What follows belongs to an exercise in optimizing a design on an open flow for small area and a short achievable clock period; a production flow would make more cautious choices. Only simulation tests tie the RTL to the original design; equivalence was not proved. No activity file was given, so power comes from the tool's default toggle rates.

===== design/flow/design.v =====
module driver_cntrl #(
  parameter integer ADDR_MON_CNT_RANGE = 8,
  parameter integer ADDR_MON_CNT_SIZE = 16,
  parameter integer MAX_ADDR_MON_CYCLE_CNT = 128,
  parameter integer ADDR_FIFO_MON_CNT_RANGE = 8,
  parameter integer ADDR_FIFO_MON_CNT_SIZE = 16,
  parameter integer MAX_ADDR_FIFO_MON_CYCLE_CNT = 128,
  parameter integer VCTR_MON_CNT_RANGE = 8,
  parameter integer VCTR_MON_CNT_SIZE = 16,
  parameter integer MAX_VCTR_MON_CYCLE_CNT = 128,
  parameter integer VCTR_FIFO_MON_CNT_RANGE = 8,
  parameter integer VCTR_FIFO_MON_CNT_SIZE = 16,
  parameter integer MAX_VCTR_FIFO_MON_CYCLE_CNT = 128
)(
  input               clk,
  input               reset,
  input        [31:0] slave_awaddr,
  input        [31:0] slave_araddr,
  input               slave_rd,
  input               slave_wr,
  input        [31:0] slave_data_in,
  input        [15:0] addr_cycle_cnt,
  input        [0:(MAX_ADDR_MON_CYCLE_CNT/ADDR_MON_CNT_RANGE)-1][ADDR_MON_CNT_SIZE-1:0] addr_mon_cnts,
  input        [0:(MAX_ADDR_FIFO_MON_CYCLE_CNT/ADDR_FIFO_MON_CNT_RANGE)-1][ADDR_FIFO_MON_CNT_SIZE-1:0] addr_fifo_mon_cnts,
  input        [15:0] vctr_cycle_cnt,
  input        [0:(MAX_VCTR_MON_CYCLE_CNT/VCTR_MON_CNT_RANGE)-1][VCTR_MON_CNT_SIZE-1:0] vctr_mon_cnts,
  input        [0:(MAX_VCTR_FIFO_MON_CYCLE_CNT/VCTR_FIFO_MON_CNT_RANGE)-1][VCTR_FIFO_MON_CNT_SIZE-1:0] vctr_fifo_mon_cnts,
  input        [15:0] words_in_addr_fifo,
  input        [15:0] words_in_vctr_fifo,
  output reg   [31:0] slave_data_out,
  output reg   [31:0] addr_fifo_din,
  output reg          addr_fifo_wr,
  input               vector_fifo_full,
  input               vector_fifo_empty,
  input               addr_fifo_full,
  input               addr_fifo_empty,
  input               vector_fifo_underrun,
  input               vector_fifo_overrun,
  output reg   [15:0] vector_fifo_threshold,
  input               addr_fifo_underrun,
  input               addr_fifo_overrun,
  input               addr_fifo_almost_full,
  output reg   [15:0] addr_fifo_threshold,
  output reg          end_program,
  output reg          run_program,
  output reg          active_program,
  output reg          program_start,
  output reg          program_error,
  output reg          vector_byte_swap,
  input        [31:0] total_vctr_fifo_words_written
);
localparam addr_mon_cnt_iterations = (MAX_ADDR_MON_CYCLE_CNT/ADDR_MON_CNT_RANGE);
localparam addr_fifo_mon_cnt_iterations = (MAX_ADDR_FIFO_MON_CYCLE_CNT/ADDR_FIFO_MON_CNT_RANGE);
localparam vctr_mon_cnt_iterations = (MAX_VCTR_MON_CYCLE_CNT/VCTR_MON_CNT_RANGE);
localparam vctr_fifo_mon_cnt_iterations = (MAX_VCTR_FIFO_MON_CYCLE_CNT/VCTR_FIFO_MON_CNT_RANGE);
reg [31:0] vctor_addr;
reg [15:0] driver_cntrl_rsvd;
reg [7:0] consec_count;
reg driver_cntrl_rsvd7;
reg driver_cntrl_rsvd6;
reg driver_cntrl_rsvd4;
reg driver_cntrl_rsvd3;
reg send_consec_addr;
reg abort_program;
reg freeze_program;
reg freeze_addr_fifo;
reg freeze_vector_fifo;
always @(posedge clk ) begin
  if(reset == 1'b0) 
    active_program <= 1'b0;
  else if(program_error || abort_program || end_program)
    active_program <= 1'b0;
  else if(run_program && (words_in_addr_fifo >= addr_fifo_threshold)) 
    active_program <= 1'b1;
  else 
    active_program <= active_program;
end
always @(posedge clk ) begin
  if(reset == 1'b0) begin
    addr_fifo_wr <= 1'b0;
    addr_fifo_din <= 32'h0000_0000;
  end
  else if ((slave_awaddr == 32'h0000_0000) && slave_wr) begin
    addr_fifo_wr <= 1'b1;
    addr_fifo_din <= slave_data_in;
  end 
  else begin
    addr_fifo_wr <= 1'b0;
    addr_fifo_din <= addr_fifo_din;
  end
end
always @(posedge clk ) begin
  if(reset == 1'b0) begin
    driver_cntrl_rsvd <= 16'h0000;
    consec_count <= 8'h00;
    send_consec_addr <= 1'b0;
    driver_cntrl_rsvd6 <= 1'b0;
    vector_byte_swap <= 1'b0;
    freeze_vector_fifo <= 1'b0;
    freeze_addr_fifo <= 1'b0;
    abort_program  <= 1'b0;
    freeze_program <= 1'b0;
    end_program <= 1'b0;
    run_program <= 1'b0;
    addr_fifo_threshold <= 16'd10;
    vector_fifo_threshold <= 16'd7500;
  end
  else if ((slave_awaddr == 32'h0000_0004) && slave_wr) begin
    driver_cntrl_rsvd   <= slave_data_in[31:16];
    consec_count        <= slave_data_in[15:8];
    send_consec_addr    <= slave_data_in[7];
    driver_cntrl_rsvd6  <= slave_data_in[6];
    vector_byte_swap    <= slave_data_in[5];
    freeze_vector_fifo  <= slave_data_in[4];
    freeze_addr_fifo    <= slave_data_in[3];
    abort_program       <= slave_data_in[2];
    end_program         <= slave_data_in[1];
    run_program         <= slave_data_in[0];
  end
  else if ((slave_awaddr == 32'h0000_0008) && slave_wr) begin
    addr_fifo_threshold <= slave_data_in[15:0];
  end
  else if ((slave_awaddr == 32'h0000_000C) && slave_wr) begin
    vector_fifo_threshold <= slave_data_in[15:0];
  end
end
always @(posedge clk ) begin
  if(reset == 1'b0) begin
    program_start <= 1'b0;
    program_error  <= 1'b0;
  end
  else begin
    if(program_start == 1'b0)
      program_start <= run_program && !active_program && (words_in_addr_fifo >= addr_fifo_threshold);
    else
      program_start <= program_start;
    if(program_start)
      program_error <= 1'b0;
    else if(active_program && (vector_fifo_overrun || vector_fifo_underrun || addr_fifo_overrun || addr_fifo_underrun))
      program_error <= 1'b1;
    else
      program_error <= program_error;
  end
end
wire [31:0] driver_cntrl_word = 
 {driver_cntrl_rsvd,  consec_count,       send_consec_addr, driver_cntrl_rsvd6, 
  vector_byte_swap, freeze_vector_fifo, freeze_addr_fifo, abort_program,      
  end_program,        run_program};
wire interupt = 1'b0;    
wire [31:0] driver_status = 
 {interupt,              program_error,      addr_fifo_full,  addr_fifo_empty, 
  vector_fifo_full,      vector_fifo_empty,  2'b00,
  8'h00,
  addr_fifo_almost_full, 3'b000,
  8'h00,
  3'b000,                active_program};
wire [31:0] data_out_addr_mon_cnt;
wire [31:0] data_out_addr_fifo_mon_cnt;
wire [31:0] data_out_vctr_mon_cnt;
wire [31:0] data_out_vctr_fifo_mon_cnt;
reg [31:0] slave_data_out_next;
always @(posedge clk ) begin
  if(reset == 1'b0) begin
    slave_data_out <= 32'h0000_0000;
  end
  else begin
    slave_data_out <= slave_data_out_next;
  end
end 
always @(*) begin
  slave_data_out_next = 32'h0000_0000;
    case(slave_araddr[31:12])
    'h0000_0: begin
      case (slave_araddr[11:0])
      'h000: slave_data_out_next = addr_fifo_din;
      'h004: slave_data_out_next = driver_cntrl_word;
      'h008: slave_data_out_next = {addr_fifo_threshold};
      'h00C: slave_data_out_next = {vector_fifo_threshold};
      'h100: slave_data_out_next = driver_status;
      'h104: slave_data_out_next = {16'h0000,addr_cycle_cnt};
      'h108: slave_data_out_next = {16'h0000,words_in_addr_fifo};
      'h10C: slave_data_out_next = {16'h0000,vctr_cycle_cnt};
      'h110: slave_data_out_next = {16'h0000,words_in_vctr_fifo};
      'h114: slave_data_out_next = total_vctr_fifo_words_written;
      default: slave_data_out_next = 32'h0000_0000;
      endcase
    end
    'h0000_1: begin
      slave_data_out_next = data_out_addr_mon_cnt;
    end
    'h0000_2: begin
      slave_data_out_next = data_out_addr_fifo_mon_cnt;
    end
    'h0000_3: begin
      slave_data_out_next = data_out_vctr_mon_cnt;
    end
    'h0000_4: begin
      slave_data_out_next = data_out_vctr_fifo_mon_cnt;
    end
    default: begin
      slave_data_out_next = 32'h0000_0000;
    end
    endcase
end
mon_cnts_handler #(addr_mon_cnt_iterations) u1 (.addr(slave_araddr[11:0]), .mon_cnts(addr_mon_cnts), .data_out(data_out_addr_mon_cnt));
mon_cnts_handler #(addr_fifo_mon_cnt_iterations) u2 (.addr(slave_araddr[11:0]), .mon_cnts(addr_fifo_mon_cnts), .data_out(data_out_addr_fifo_mon_cnt));
mon_cnts_handler #(vctr_mon_cnt_iterations) u3 (.addr(slave_araddr[11:0]), .mon_cnts(vctr_mon_cnts), .data_out(data_out_vctr_mon_cnt));
mon_cnts_handler #(vctr_fifo_mon_cnt_iterations) u4 (.addr(slave_araddr[11:0]), .mon_cnts(vctr_fifo_mon_cnts), .data_out(data_out_vctr_fifo_mon_cnt));
endmodule  
module mon_cnts_handler # (
  parameter integer iterations = 16
)(
  input [11:0] addr,
  input [0:iterations-1][15:0] mon_cnts,
  output reg [31:0] data_out
);
  localparam iteration_bits = $clog2(iterations);
  always @(*) begin
      data_out = {16'h0000, mon_cnts[addr[2 +: iteration_bits]]};
  end
endmodule
module driver_monitor#(
  parameter integer ADDR_MON_CNT_RANGE = 8,
  parameter integer ADDR_MON_CNT_SIZE = 16,
  parameter integer MAX_ADDR_MON_CYCLE_CNT = 128,
  parameter integer ADDR_FIFO_MON_CNT_RANGE = 8,
  parameter integer ADDR_FIFO_MON_CNT_SIZE = 16,
  parameter integer MAX_ADDR_FIFO_MON_CYCLE_CNT = 128,
  parameter integer VCTR_MON_CNT_RANGE = 8,
  parameter integer VCTR_MON_CNT_SIZE = 16,
  parameter integer MAX_VCTR_MON_CYCLE_CNT = 128,
  parameter integer VCTR_FIFO_MON_CNT_RANGE = 8,
  parameter integer VCTR_FIFO_MON_CNT_SIZE = 16,
  parameter integer MAX_VCTR_FIFO_MON_CYCLE_CNT = 128
)
(
  input             clk,
  input             reset,
  input             end_program,
  input             active_program,
  input             run_program,
  input             addr_fifo_wr,
  input             addr_fifo_rd,
  output reg [15:0] addr_cycle_cnt,
  output reg [0:(MAX_ADDR_MON_CYCLE_CNT/ADDR_MON_CNT_RANGE)-1][ADDR_MON_CNT_SIZE-1 : 0] addr_mon_cnts,
  output reg [0:(MAX_ADDR_FIFO_MON_CYCLE_CNT/ADDR_FIFO_MON_CNT_RANGE)-1][ADDR_FIFO_MON_CNT_SIZE-1 : 0] addr_fifo_mon_cnts,
  input             vctr_fifo_wr,
  input             vctr_fifo_rd,
  output reg [15:0] vctr_cycle_cnt,
  output reg [0:(MAX_VCTR_MON_CYCLE_CNT/VCTR_MON_CNT_RANGE)-1][VCTR_MON_CNT_SIZE-1 : 0] vctr_mon_cnts,
  output reg [0:(MAX_VCTR_FIFO_MON_CYCLE_CNT/VCTR_FIFO_MON_CNT_RANGE)-1][VCTR_FIFO_MON_CNT_SIZE-1 : 0] vctr_fifo_mon_cnts,
  input      [15:0] words_in_addr_fifo,
  input      [15:0] words_in_vctr_fifo,
  output reg [31:0] total_vctr_fifo_words_written
);
localparam max_addr_mon_count = {ADDR_MON_CNT_SIZE{1'b1}};
localparam max_addr_fifo_mon_count = {ADDR_FIFO_MON_CNT_SIZE{1'b1}};
localparam max_vctr_mon_count = {VCTR_MON_CNT_SIZE{1'b1}};
localparam max_vctr_fifo_mon_count = {VCTR_FIFO_MON_CNT_SIZE{1'b1}};
localparam addr_mon_cnt_iterations = (MAX_ADDR_MON_CYCLE_CNT/ADDR_MON_CNT_RANGE);
localparam addr_fifo_mon_cnt_iterations = (MAX_ADDR_FIFO_MON_CYCLE_CNT/ADDR_FIFO_MON_CNT_RANGE);
localparam vctr_mon_cnt_iterations = (MAX_VCTR_MON_CYCLE_CNT/VCTR_MON_CNT_RANGE);
localparam vctr_fifo_mon_cnt_iterations = (MAX_VCTR_FIFO_MON_CYCLE_CNT/VCTR_FIFO_MON_CNT_RANGE);
reg addr_first_write;
reg vctr_first_write;
reg cnt;
wire vctr_fifo_word_wr;
always @(posedge clk ) 
  if(reset == 1'b0) 
    addr_first_write <= 1'b0;
  else if (addr_fifo_wr && active_program)
    addr_first_write <= 1'b1;
always @(posedge clk ) begin
  if(reset == 1'b0) 
    addr_cycle_cnt <= 16'h0000;
  else if(end_program == 1'b1) 
    addr_cycle_cnt <= 16'h0000;
  else if (addr_fifo_wr)
    addr_cycle_cnt <= 16'h0000;
  else if(addr_cycle_cnt == 16'hFFFF)
    addr_cycle_cnt <= addr_cycle_cnt;
  else if(active_program && addr_first_write && addr_cycle_cnt != 16'hFFFF)
    addr_cycle_cnt <= addr_cycle_cnt + 16'd1;
  else
    addr_cycle_cnt <= addr_cycle_cnt;
end
always @(posedge clk ) begin
  if(reset == 1'b0 ) begin
    for (int i = 0; i < addr_mon_cnt_iterations; i += 1) begin
      addr_mon_cnts[i] <= 16'd0;
    end
  end 
  else if(run_program && !active_program) begin
    for (int i = 0; i < addr_mon_cnt_iterations; i += 1) begin
      addr_mon_cnts[i] <= 16'd0;
    end
  end 
  else if(addr_fifo_wr && active_program && addr_first_write) begin
    for (int i = 0; i < addr_mon_cnt_iterations; i += 1) begin
      if((i == 0) && addr_cycle_cnt <= ADDR_MON_CNT_RANGE && addr_mon_cnts[0] < max_addr_mon_count) begin
        addr_mon_cnts[0] <= addr_mon_cnts[0] + 16'd1; 
      end
      else if((i == addr_mon_cnt_iterations-1) && addr_cycle_cnt > (i*ADDR_MON_CNT_RANGE) && addr_mon_cnts[addr_mon_cnt_iterations-1] < max_addr_mon_count) begin
        addr_mon_cnts[addr_mon_cnt_iterations-1] <= addr_mon_cnts[addr_mon_cnt_iterations-1] + 16'd1; 
      end
      else if (addr_cycle_cnt > i * ADDR_MON_CNT_RANGE && addr_cycle_cnt <= (i + 1) * ADDR_MON_CNT_RANGE && addr_mon_cnts[i] < max_addr_mon_count)  begin
        addr_mon_cnts[i] <= addr_mon_cnts[i] + 16'd1;
      end
    end     
  end      
end
always @(posedge clk ) begin
  if(reset == 1'b0 ) begin
    for (int i = 0; i < addr_fifo_mon_cnt_iterations; i += 1) begin
      addr_fifo_mon_cnts[i] <= 16'd0;
    end
  end 
  else if(run_program && !active_program) begin
    for (int i = 0; i < addr_fifo_mon_cnt_iterations; i += 1) begin
      addr_fifo_mon_cnts[i] <= 16'd0;
    end
  end 
  else if(addr_fifo_wr && active_program && addr_first_write) begin
    for (int i = 0; i < addr_fifo_mon_cnt_iterations; i += 1) begin
      if((i == 0) && words_in_addr_fifo <= ADDR_FIFO_MON_CNT_RANGE && addr_fifo_mon_cnts[0] < max_addr_fifo_mon_count) begin
        addr_fifo_mon_cnts[0] <= addr_fifo_mon_cnts[0] + 16'd1; 
      end
      else if((i == addr_fifo_mon_cnt_iterations-1) && words_in_addr_fifo > (i*ADDR_FIFO_MON_CNT_RANGE) && addr_fifo_mon_cnts[addr_fifo_mon_cnt_iterations-1] < max_addr_fifo_mon_count) begin
        addr_fifo_mon_cnts[addr_fifo_mon_cnt_iterations-1] <= addr_fifo_mon_cnts[addr_fifo_mon_cnt_iterations-1] + 16'd1; 
      end
      else if (words_in_addr_fifo > i * ADDR_FIFO_MON_CNT_RANGE && words_in_addr_fifo <= (i + 1) * ADDR_FIFO_MON_CNT_RANGE && addr_fifo_mon_cnts[i] < max_addr_fifo_mon_count)  begin
        addr_fifo_mon_cnts[i] <= addr_fifo_mon_cnts[i] + 16'd1;
      end
    end     
  end      
end
always @(posedge clk )
    if(reset == 1'b0)
        cnt <= 1'b0;
    else if (vctr_fifo_wr)
        cnt <= ~cnt;
assign vctr_fifo_word_wr = vctr_fifo_wr && cnt;
always @(posedge clk ) 
  if(reset == 1'b0) 
    vctr_first_write <= 1'b0;
  else if (vctr_fifo_word_wr && active_program)
    vctr_first_write <= 1'b1;
always @(posedge clk)
  if(reset == 1'b0)
    total_vctr_fifo_words_written <= 32'h0;
  else if(vctr_fifo_word_wr && active_program && total_vctr_fifo_words_written != 32'hFFFF_FFFF)
    total_vctr_fifo_words_written <= total_vctr_fifo_words_written + 1;
  else
    total_vctr_fifo_words_written <= total_vctr_fifo_words_written;
always @(posedge clk ) 
  if(reset == 1'b0) 
    vctr_cycle_cnt <= 16'h0000;
  else if(end_program == 1'b1) 
    vctr_cycle_cnt <= 16'h0000;
  else if (vctr_fifo_word_wr)
    vctr_cycle_cnt <= 16'h0000;
  else if(vctr_cycle_cnt == 16'hFFFF)
    vctr_cycle_cnt <= vctr_cycle_cnt;
  else if(active_program && vctr_first_write && vctr_cycle_cnt != 16'hFFFF)
    vctr_cycle_cnt <= vctr_cycle_cnt + 16'd1;
  else
    vctr_cycle_cnt <= vctr_cycle_cnt;
always @(posedge clk ) begin
  if(reset == 1'b0 ) begin
    for (int i = 0; i < vctr_mon_cnt_iterations; i += 1) begin
      vctr_mon_cnts[i] <= 16'd0;
    end
  end 
  else if(run_program && !active_program) begin
    for (int i = 0; i < vctr_mon_cnt_iterations; i += 1) begin
      vctr_mon_cnts[i] <= 16'd0;
    end
  end 
  else if(vctr_fifo_word_wr && active_program && vctr_first_write) begin
    for (int i = 0; i < vctr_mon_cnt_iterations; i += 1) begin 
      if((i == 0) && vctr_cycle_cnt <= VCTR_MON_CNT_RANGE && vctr_mon_cnts[0] < max_vctr_mon_count) begin
        vctr_mon_cnts[0] <= vctr_mon_cnts[0] + 16'd1; 
      end
      else if((i == vctr_mon_cnt_iterations-1) && vctr_cycle_cnt > (i*VCTR_MON_CNT_RANGE) && vctr_mon_cnts[vctr_mon_cnt_iterations-1] < max_vctr_mon_count) begin 
        vctr_mon_cnts[vctr_mon_cnt_iterations-1] <= vctr_mon_cnts[vctr_mon_cnt_iterations-1] + 16'd1;
      end
      else if ((vctr_cycle_cnt > i*VCTR_MON_CNT_RANGE) && (vctr_cycle_cnt <= (i+1)*VCTR_MON_CNT_RANGE) && vctr_mon_cnts[i] < max_vctr_mon_count) begin
        vctr_mon_cnts[i] <= vctr_mon_cnts[i] + 16'd1;
      end
    end     
  end      
end
always @(posedge clk ) begin
  if(reset == 1'b0 ) begin
    for (int i = 0; i < vctr_fifo_mon_cnt_iterations; i += 1) begin
      vctr_fifo_mon_cnts[i] <= 16'd0;
    end
  end 
  else if(run_program && !active_program) begin
    for (int i = 0; i < vctr_fifo_mon_cnt_iterations; i += 1) begin
      vctr_fifo_mon_cnts[i] <= 16'd0;
    end
  end 
  else if(vctr_fifo_word_wr && active_program && vctr_first_write) begin
    for (int i = 0; i < vctr_fifo_mon_cnt_iterations; i += 1) begin 
      if((i == 0) && words_in_vctr_fifo <= VCTR_FIFO_MON_CNT_RANGE  && vctr_fifo_mon_cnts[0] < max_vctr_fifo_mon_count) begin
        vctr_fifo_mon_cnts[0] <= vctr_fifo_mon_cnts[0] + 16'd1; 
      end
      else if((i == vctr_fifo_mon_cnt_iterations-1) && words_in_vctr_fifo > (i*VCTR_FIFO_MON_CNT_RANGE) && vctr_fifo_mon_cnts[vctr_fifo_mon_cnt_iterations-1] < max_vctr_fifo_mon_count) begin  
        vctr_fifo_mon_cnts[vctr_fifo_mon_cnt_iterations-1] <= vctr_fifo_mon_cnts[vctr_fifo_mon_cnt_iterations-1] + 16'd1; 
      end
      else if ((words_in_vctr_fifo > i*VCTR_FIFO_MON_CNT_RANGE) && (words_in_vctr_fifo <= (i+1)*VCTR_FIFO_MON_CNT_RANGE) && vctr_fifo_mon_cnts[i] < max_vctr_fifo_mon_count) begin
        vctr_fifo_mon_cnts[i] <= vctr_fifo_mon_cnts[i] + 16'd1;
      end
    end     
  end      
end
endmodule  
module driver #(
  parameter integer ADDR_MON_CNT_RANGE = 8,
  parameter integer ADDR_MON_CNT_SIZE = 16,
  parameter integer MAX_ADDR_MON_CYCLE_CNT = 128,
  parameter integer ADDR_FIFO_MON_CNT_RANGE = 8,
  parameter integer ADDR_FIFO_MON_CNT_SIZE = 16,
  parameter integer MAX_ADDR_FIFO_MON_CYCLE_CNT = 128,
  parameter integer VCTR_MON_CNT_RANGE = 8,
  parameter integer VCTR_MON_CNT_SIZE = 16,
  parameter integer MAX_VCTR_MON_CYCLE_CNT = 128,
  parameter integer VCTR_FIFO_MON_CNT_RANGE = 8,
  parameter integer VCTR_FIFO_MON_CNT_SIZE = 16,
  parameter integer MAX_VCTR_FIFO_MON_CYCLE_CNT = 128
)
(
  input                 clk,
  input                 reset,
  input        [31:0]   slave_awaddr,
  input        [31:0]   slave_araddr,
  input                 slave_rd,
  input                 slave_wr,
  input        [31:0]   slave_data_in,
  output       [31:0]   slave_data_out,
  input                 vctr_fifo_wr,
  input                 vctr_fifo_rd,
  output       [31:0]   addr_fifo_din,
  output                addr_fifo_wr,
  input                 addr_fifo_rd,
  input                 vector_fifo_full,
  input                 vector_fifo_empty,
  input                 addr_fifo_full,
  input                 addr_fifo_empty,
  input                 vector_fifo_underrun,
  input                 vector_fifo_overrun,
  output wire   [15:0]  vector_fifo_threshold,
  input                 addr_fifo_underrun,
  input                 addr_fifo_overrun,
  input                 addr_fifo_almost_full,
  output wire   [15:0]  addr_fifo_threshold,
  output                active_program,
  output                end_program,
  output                run_program,
  output                program_start,
  output                program_error,
  output                vector_byte_swap,
  output wire [15:0]    addr_cycle_cnt,
  output wire [15:0]    vctr_cycle_cnt,
  input       [15:0]    words_in_addr_fifo,
  input       [15:0]    words_in_vctr_fifo,
  output wire [31:0]    total_vctr_fifo_words_written
);
wire [0:(MAX_ADDR_MON_CYCLE_CNT/ADDR_MON_CNT_RANGE)-1][ADDR_MON_CNT_SIZE-1:0] addr_mon_cnts;
wire [0:(MAX_ADDR_FIFO_MON_CYCLE_CNT/ADDR_FIFO_MON_CNT_RANGE)-1][ADDR_FIFO_MON_CNT_SIZE-1:0] addr_fifo_mon_cnts;
wire [0:(MAX_VCTR_MON_CYCLE_CNT/VCTR_MON_CNT_RANGE)-1][VCTR_MON_CNT_SIZE-1:0] vctr_mon_cnts;
wire [0:(MAX_VCTR_FIFO_MON_CYCLE_CNT/VCTR_FIFO_MON_CNT_RANGE)-1][VCTR_FIFO_MON_CNT_SIZE-1:0] vctr_fifo_mon_cnts;
driver_cntrl #(
  .ADDR_MON_CNT_RANGE                  (ADDR_MON_CNT_RANGE),
  .ADDR_MON_CNT_SIZE                   (ADDR_MON_CNT_SIZE),
  .MAX_ADDR_MON_CYCLE_CNT              (MAX_ADDR_MON_CYCLE_CNT),
  .ADDR_FIFO_MON_CNT_RANGE             (ADDR_FIFO_MON_CNT_RANGE),
  .ADDR_FIFO_MON_CNT_SIZE              (ADDR_FIFO_MON_CNT_SIZE),
  .MAX_ADDR_FIFO_MON_CYCLE_CNT         (MAX_ADDR_FIFO_MON_CYCLE_CNT),
  .VCTR_MON_CNT_RANGE                  (VCTR_MON_CNT_RANGE),
  .VCTR_MON_CNT_SIZE                   (VCTR_MON_CNT_SIZE),
  .MAX_VCTR_MON_CYCLE_CNT              (MAX_VCTR_MON_CYCLE_CNT),
  .VCTR_FIFO_MON_CNT_RANGE             (VCTR_FIFO_MON_CNT_RANGE),
  .VCTR_FIFO_MON_CNT_SIZE              (VCTR_FIFO_MON_CNT_SIZE),
  .MAX_VCTR_FIFO_MON_CYCLE_CNT         (MAX_VCTR_FIFO_MON_CYCLE_CNT)
) driver_cntrl_0(
  .clk(clk),
  .reset(reset),
  .slave_awaddr(slave_awaddr),
  .slave_araddr(slave_araddr),
  .slave_rd(slave_rd),
  .slave_wr(slave_wr),
  .slave_data_in(slave_data_in),
  .slave_data_out(slave_data_out),
  .addr_fifo_din(addr_fifo_din),
  .addr_fifo_wr(addr_fifo_wr),
  .addr_mon_cnts(addr_mon_cnts),
  .addr_fifo_mon_cnts(addr_fifo_mon_cnts),
  .vctr_mon_cnts(vctr_mon_cnts),
  .vctr_fifo_mon_cnts(vctr_fifo_mon_cnts),
  .end_program(end_program),
  .addr_cycle_cnt(addr_cycle_cnt),
  .vctr_cycle_cnt(vctr_cycle_cnt),
  .words_in_addr_fifo(words_in_addr_fifo),
  .words_in_vctr_fifo(words_in_vctr_fifo),
  .vector_fifo_full(vector_fifo_full),
  .vector_fifo_empty(vector_fifo_empty),
  .addr_fifo_full(addr_fifo_full),
  .addr_fifo_empty(addr_fifo_empty),
  .vector_fifo_underrun(vector_fifo_underrun),
  .vector_fifo_overrun(vector_fifo_overrun),
  .vector_fifo_threshold(vector_fifo_threshold),
  .addr_fifo_overrun(addr_fifo_overrun),
  .addr_fifo_underrun(addr_fifo_underrun),
  .addr_fifo_threshold(addr_fifo_threshold),
  .addr_fifo_almost_full(addr_fifo_almost_full),
  .run_program(run_program),
  .active_program(active_program),
  .program_start(program_start),
  .program_error(program_error),
  .vector_byte_swap(vector_byte_swap),
  .total_vctr_fifo_words_written(total_vctr_fifo_words_written)
);
driver_monitor #(
  .ADDR_MON_CNT_RANGE                  (ADDR_MON_CNT_RANGE),
  .ADDR_MON_CNT_SIZE                   (ADDR_MON_CNT_SIZE),
  .MAX_ADDR_MON_CYCLE_CNT              (MAX_ADDR_MON_CYCLE_CNT),
  .ADDR_FIFO_MON_CNT_RANGE             (ADDR_FIFO_MON_CNT_RANGE),
  .ADDR_FIFO_MON_CNT_SIZE              (ADDR_FIFO_MON_CNT_SIZE),
  .MAX_ADDR_FIFO_MON_CYCLE_CNT         (MAX_ADDR_FIFO_MON_CYCLE_CNT),
  .VCTR_MON_CNT_RANGE                  (VCTR_MON_CNT_RANGE),
  .VCTR_MON_CNT_SIZE                   (VCTR_MON_CNT_SIZE),
  .MAX_VCTR_MON_CYCLE_CNT              (MAX_VCTR_MON_CYCLE_CNT),
  .VCTR_FIFO_MON_CNT_RANGE             (VCTR_FIFO_MON_CNT_RANGE),
  .VCTR_FIFO_MON_CNT_SIZE              (VCTR_FIFO_MON_CNT_SIZE),
  .MAX_VCTR_FIFO_MON_CYCLE_CNT         (MAX_VCTR_FIFO_MON_CYCLE_CNT)
) driver_monitor_0(
  .clk(clk),
  .reset(reset),
  .end_program(end_program),
  .run_program(run_program),
  .active_program(active_program),
  .addr_fifo_wr(addr_fifo_wr),
  .addr_fifo_rd(addr_fifo_rd),
  .addr_cycle_cnt(addr_cycle_cnt),
  .addr_mon_cnts(addr_mon_cnts),
  .addr_fifo_mon_cnts(addr_fifo_mon_cnts),
  .vctr_fifo_wr(vctr_fifo_wr),
  .vctr_fifo_rd(vctr_fifo_rd),
  .vctr_cycle_cnt(vctr_cycle_cnt),
  .vctr_mon_cnts(vctr_mon_cnts),
  .vctr_fifo_mon_cnts(vctr_fifo_mon_cnts),
  .words_in_addr_fifo(words_in_addr_fifo),
  .words_in_vctr_fifo(words_in_vctr_fifo),
  .total_vctr_fifo_words_written(total_vctr_fifo_words_written)
);
endmodule  

===== design/flow/run.sh =====
#!/bin/bash
# synth_recipe.tcl (not shown) runs the flow's synth.tcl, then flattens the netlist and writes it again
# the make line also repeats each setting of config.mk as NAME=value (left out here)
make -C /OpenROAD-flow-scripts/flow DESIGN_CONFIG=/design/flow/config.mk WORK_HOME=/design/flow/orfs CLKGATE_MAP_FILE= SYNTH_SCRIPT=/design/flow/synth_recipe.tcl finish

===== design/flow/config.mk =====
export PLATFORM = sky130hd
export DESIGN_NAME = driver
export DESIGN_NICKNAME = driver
export VERILOG_FILES = /design/flow/design.v
export SDC_FILE = /design/flow/constraint.sdc
export NUM_CORES = 4
export LEC_CHECK = 0
export CAP_MARGIN = 20
export CORE_MARGIN = 2
export CORE_UTILIZATION = 40
export SLEW_MARGIN = 20

===== design/flow/constraint.sdc =====
create_clock -name core_clock -period 8.0 [get_ports {clk}]
set_input_delay 1.6000 -clock core_clock [delete_from_list [all_inputs] [get_ports {clk}]]
set_output_delay 1.6000 -clock core_clock [all_outputs]
set_load 0.01 [all_outputs]

**Clock nets**

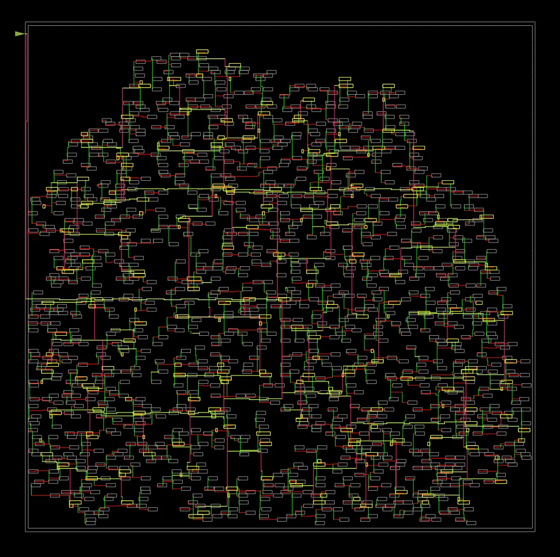
Max Clock Skew: 0.03534 ns
# clk buffers: 209

**Port wiring**

(1.5 px per um)
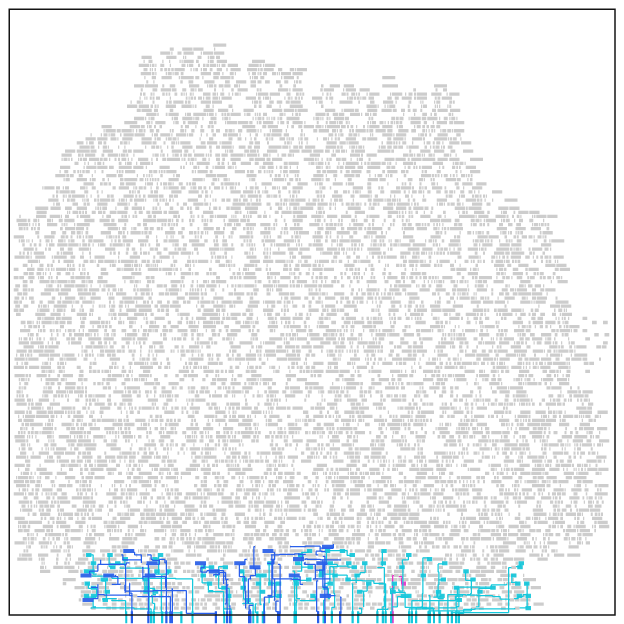
[cyan] slave_data_in | bits: 32 | direction: input | end cells: 96 | buffers: 32 | wire: 1,780 um
[magenta] addr_fifo_full | bits: 1 | direction: input | end cells: 1 | buffers: 1 | wire: 33.8 um
[blue] addr_fifo_threshold | bits: 16 | direction: output | end cells: 16 | buffers: 16 | wire: 1,030 um
I/O pin cnt: 311
port bufs: 307

**Placement density heat map**

(1 px per um) 20 x 20 tiles, from black (low) to pale yellow (high), 0 to 100% covered.
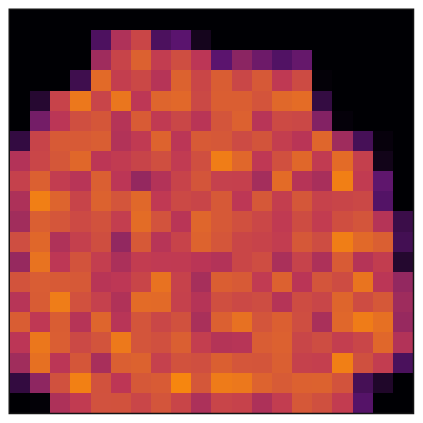
fullest tile: 73%
mean over tiles: 44%
nearly empty tiles: 18%
Final Util: 0.4639
Initial Util: 0.4022
Core ar.: 158,200 um2

**Wiring by layer**

(1 px per um) Two of the layers only.
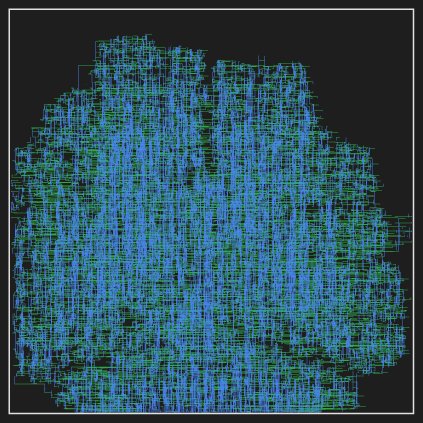
[green] met1 | wire length: 101 mm
[blue] met2 | wire length: 101 mm
gr usage total: 0.2862
vias: 59,300
final WL: 240.3 mm
WL/cell: 24.07 um

**Wire density map**

(1 px per um) 20 x 20 tiles, from black (low) to pale yellow (high), scaled to the fullest tile. Values are wire area over tile area, all layers added.
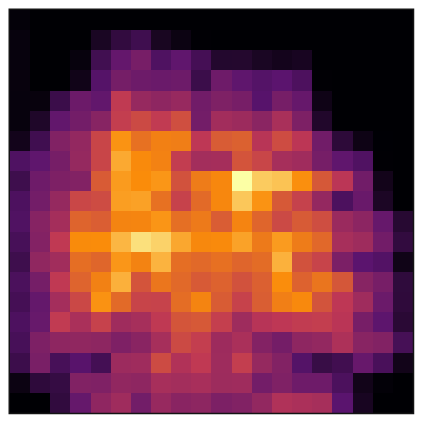
densest ninth of the die: centre
emptiest ninth of the die: upper right
mean over tiles: 0.26
fullest tile: 0.73
nearly empty tiles: 17%
tiles over half the peak: 32%

==> run summary <==
Bufs and invs on worst path=2; fillers=15,460; met2 Use GR=0.4195; multi-input combinational cell area=~37,000 um2; critical path endpoint=driver_cntrl_0.slave_data_out[8]$_SDFF_PN0_; switching power=about 3200 uW; multi-input logic portion of the cell area=0.5062; Non-CTS buffers=401; Seq Cell Count=between 1,000 and 1,500; Yosys top cell by area=dfxtp_1; syn nets=~7,900; # DRC=0; crit path cell chain=clkdlybuf4s50_1, nor3b_2, nand3_1, nor2_4, buf_4, o2bb2ai_1, o21ai_0, o41ai_1, a31oi_1, o32ai_1; Mapped Cells=7,643; die area=162,300 um2; ys async rst share=0; Crit-path slowest cell=nor3b_2; Non-Filler Instances=approximately 10,000; Data arrival, critical path=6.65 ns; Final WS setup=just over 2 ns; Global Route met1 Usage=0.3948; Place WS=about 1.6 ns; Vias/cell=a little under 6; gr ovfl total=0; delay-heaviest family, CP=simple AND/OR/NAND/NOR gates; register area=24,480 um2; cts hold-fix bufs=0; Worst Path Max Fanout=27; Reg-to-Reg End=driver_monitor_0.addr_mon_cnts[110]$_SDFFE_PP0P_; most frequent cell after synthesis=dfxtp_1; NumNets Final=~8,000; max-cap violations=0; Synth Flop Type=dfxtp_1; hold path cells=2; largest class=multi-input combinational cells; inverters=approximately 180; PwrDens=179.9 nW/um2; clock buffer depth=3; post-cts sizing count=0; fin crit period=~6.0 ns; Worst Setup SP=slave_araddr[14]; Hold Path End=driver_cntrl_0.slave_data_out[17]$_SDFF_PN0_; clock power share=0.493; Pint=between 10,000 and 15,000 uW; GR peak layer=met2; Post-Place Cells=just under 10,000; M1 WL=approximately 100 mm; vias in the first global route=between 50,000 and 60,000; top post-synthesis cells by area=dfxtp_1, nor2_1, xor2_1; Setup-failing EPs final=0; first-pass GRT wire length=between 300 and 400 mm; warnings from Yosys=3; met3 wire len=approximately 24 mm; H-tree depth=4; RSZ-0062 raised after global routing=no; worst reg2reg path depth=8; sequential area share after synthesis=0.3848; number of flops mapped to enable cells by yosys=0; share of layout cells above drive strength 1=0.06214; initial antenna violation count=25; non-clk buf share=0.05292; max-slew violations=0; # Taps=slightly above 2,000; Root Driver=clkbuf_16; Reg clk slew, reported paths=0.06 ns; largest net degree at the start of global routing=approximately 190; Reg power frac=0.461; Final ANT Viol Nets=0; mapped cell area=between 60,000 and 70,000 um2; Syn Area/Cell=~8.3 um2; outcome=timing/DRC/antenna clean; top-area cell type share of the netlist area=0.3848; GP Congestion=around 1.0; clk tree area frac=0.06221; post-synthesis cell type count=92; Static Leakage=around 0.024 uW; Post-synth top cells=dfxtp_1, nor2_1, nand2_1, xor2_1, xnor2_1; worst slew pin tran=about 1.2 ns; met2 WL=100.7 mm; Ant. Diodes=10; CP required=8.69 ns; highest routed layer=met5; initial DRC count=6,935; area grow syn2layout=15.35%; FF-to-FF Start=driver_cntrl_0.active_program$_SDFFE_PP0P_; WS Path Type=in2reg; Clk Latency, worst-skew pair=between 0.7 and 0.8 ns; critical path endpoint category=flop; Die H=about 400 um; critical path depth=10; Slew headroom=0.1959; hold crit path type=reg2reg; Sink Count=1,223
-- cell usage in the layout (no fill, tap or decap), drive strengths merged, types with 85 or more instances in the layout --
master / n
a21oi: 353
a221oi: 148
and3: 115
and4: 110
buf: 99
clkbuf: 209
clkdlybuf4s50: 302
dfxtp: 1223
ha: 85
inv: 187
mux2i: 289
nand2: 641
nand3: 358
nand4: 220
nor2: 1140
nor2b: 107
nor3: 145
o21ai: 327
or3: 238
xnor2: 362
xor2: 448
-- stage by stage --
stage,power [uW],instance area [um2],hold slack [ns]
after floorplan,6513,63620,0.4313
after global placement,6800,68790,0.4498
after global routing,13540,73380,0.4798
final,13200,73390,0.4566
after CTS,13270,73360,0.4583
after detailed placement,6803,68790,0.4530
-- tightest hold or removal path: cells and delay by family (launching register included) --
kind	cells	cell delay [ns]
flip-flops	1	0.31
AO/OA/AOI/OAI	1	0.05
AND/OR/NAND/NOR	1	0.05
-- power groups by stage --
stage / clock, uW / combinational [uW] / sequential, uW
global placement: 0 / 575 / 6230
CTS: 6600 / 579 / 6090
floorplan: 0 / 287 / 6230
global route: 6840 / 611 / 6090
detailed placement: 0 / 577 / 6230
finish: 6510 / 599 / 6090
-- registers in the layout (all words and copies together), names as in the netlist, 8 cells and up --
register / flops
driver_cntrl_0.consec_count: 8
driver_monitor_0.addr_mon_cnts: 256
driver_cntrl_0.slave_data_out: 32
driver_cntrl_0.vector_fifo_threshold: 16
driver_monitor_0.addr_fifo_mon_cnts: 256
driver_monitor_0.addr_cycle_cnt: 16
driver_monitor_0.total_vctr_fifo_words_written: 32
driver_cntrl_0.addr_fifo_din: 32
driver_monitor_0.vctr_mon_cnts: 256
driver_cntrl_0.addr_fifo_threshold: 16
driver_cntrl_0.driver_cntrl_rsvd: 16
driver_monitor_0.vctr_cycle_cnt: 16
driver_monitor_0.vctr_fifo_mon_cnts: 256
-- cell families (layout without fill, tap and decap cells) --
| group | count (synthesis) | in the layout | share of synthesized area |
|---|---|---|---|
| multiplexers | 385 | 385 | 0.06618 |
| flip-flops | 1223 | 1223 | 0.3848 |
| adder cells (fa/ha/maj) | 85 | 85 | 0.01672 |
| other | 0 | 10 | 0 |
| XOR/XNOR | 810 | 810 | 0.1115 |
| AND/OR/NAND/NOR | 3304 | 3304 | 0.2532 |
| AO/OA/AOI/OAI | 1270 | 1270 | 0.1329 |
| buffers and inverters | 566 | 824 | 0.03469 |

==> re-timing with driven ports <==
The flow's constraints put no driver on any port. The routed layout listed below was extracted and timed again, unchanged, in two steps. Step 1 (the two cells are an assumption about what drives the block):
set clk [get_ports {clk}]
set_driving_cell -lib_cell sky130_fd_sc_hd__clkbuf_16 $clk
set_driving_cell -lib_cell sky130_fd_sc_hd__buf_2 [delete_from_list [all_inputs] $clk]
Step 2, shift: input delay + t, output delay - t, t = (earliest + latest rising clock arrival at the registers) / 2. This alone moves slack from input paths to output paths. Three values: no drivers, after step 1, after step 2; two values: the first two.
t (ns): 0.861
setup WS [ns]: 2.040 / 2.098 / 1.237
worst setup path after step 2: input to register
worst slew at a driven data input, ns: 0.19
After both steps this run still meets setup and hold. The setup slack of this run moves by +0.058 ns with the drivers and by -0.803 ns with both steps.
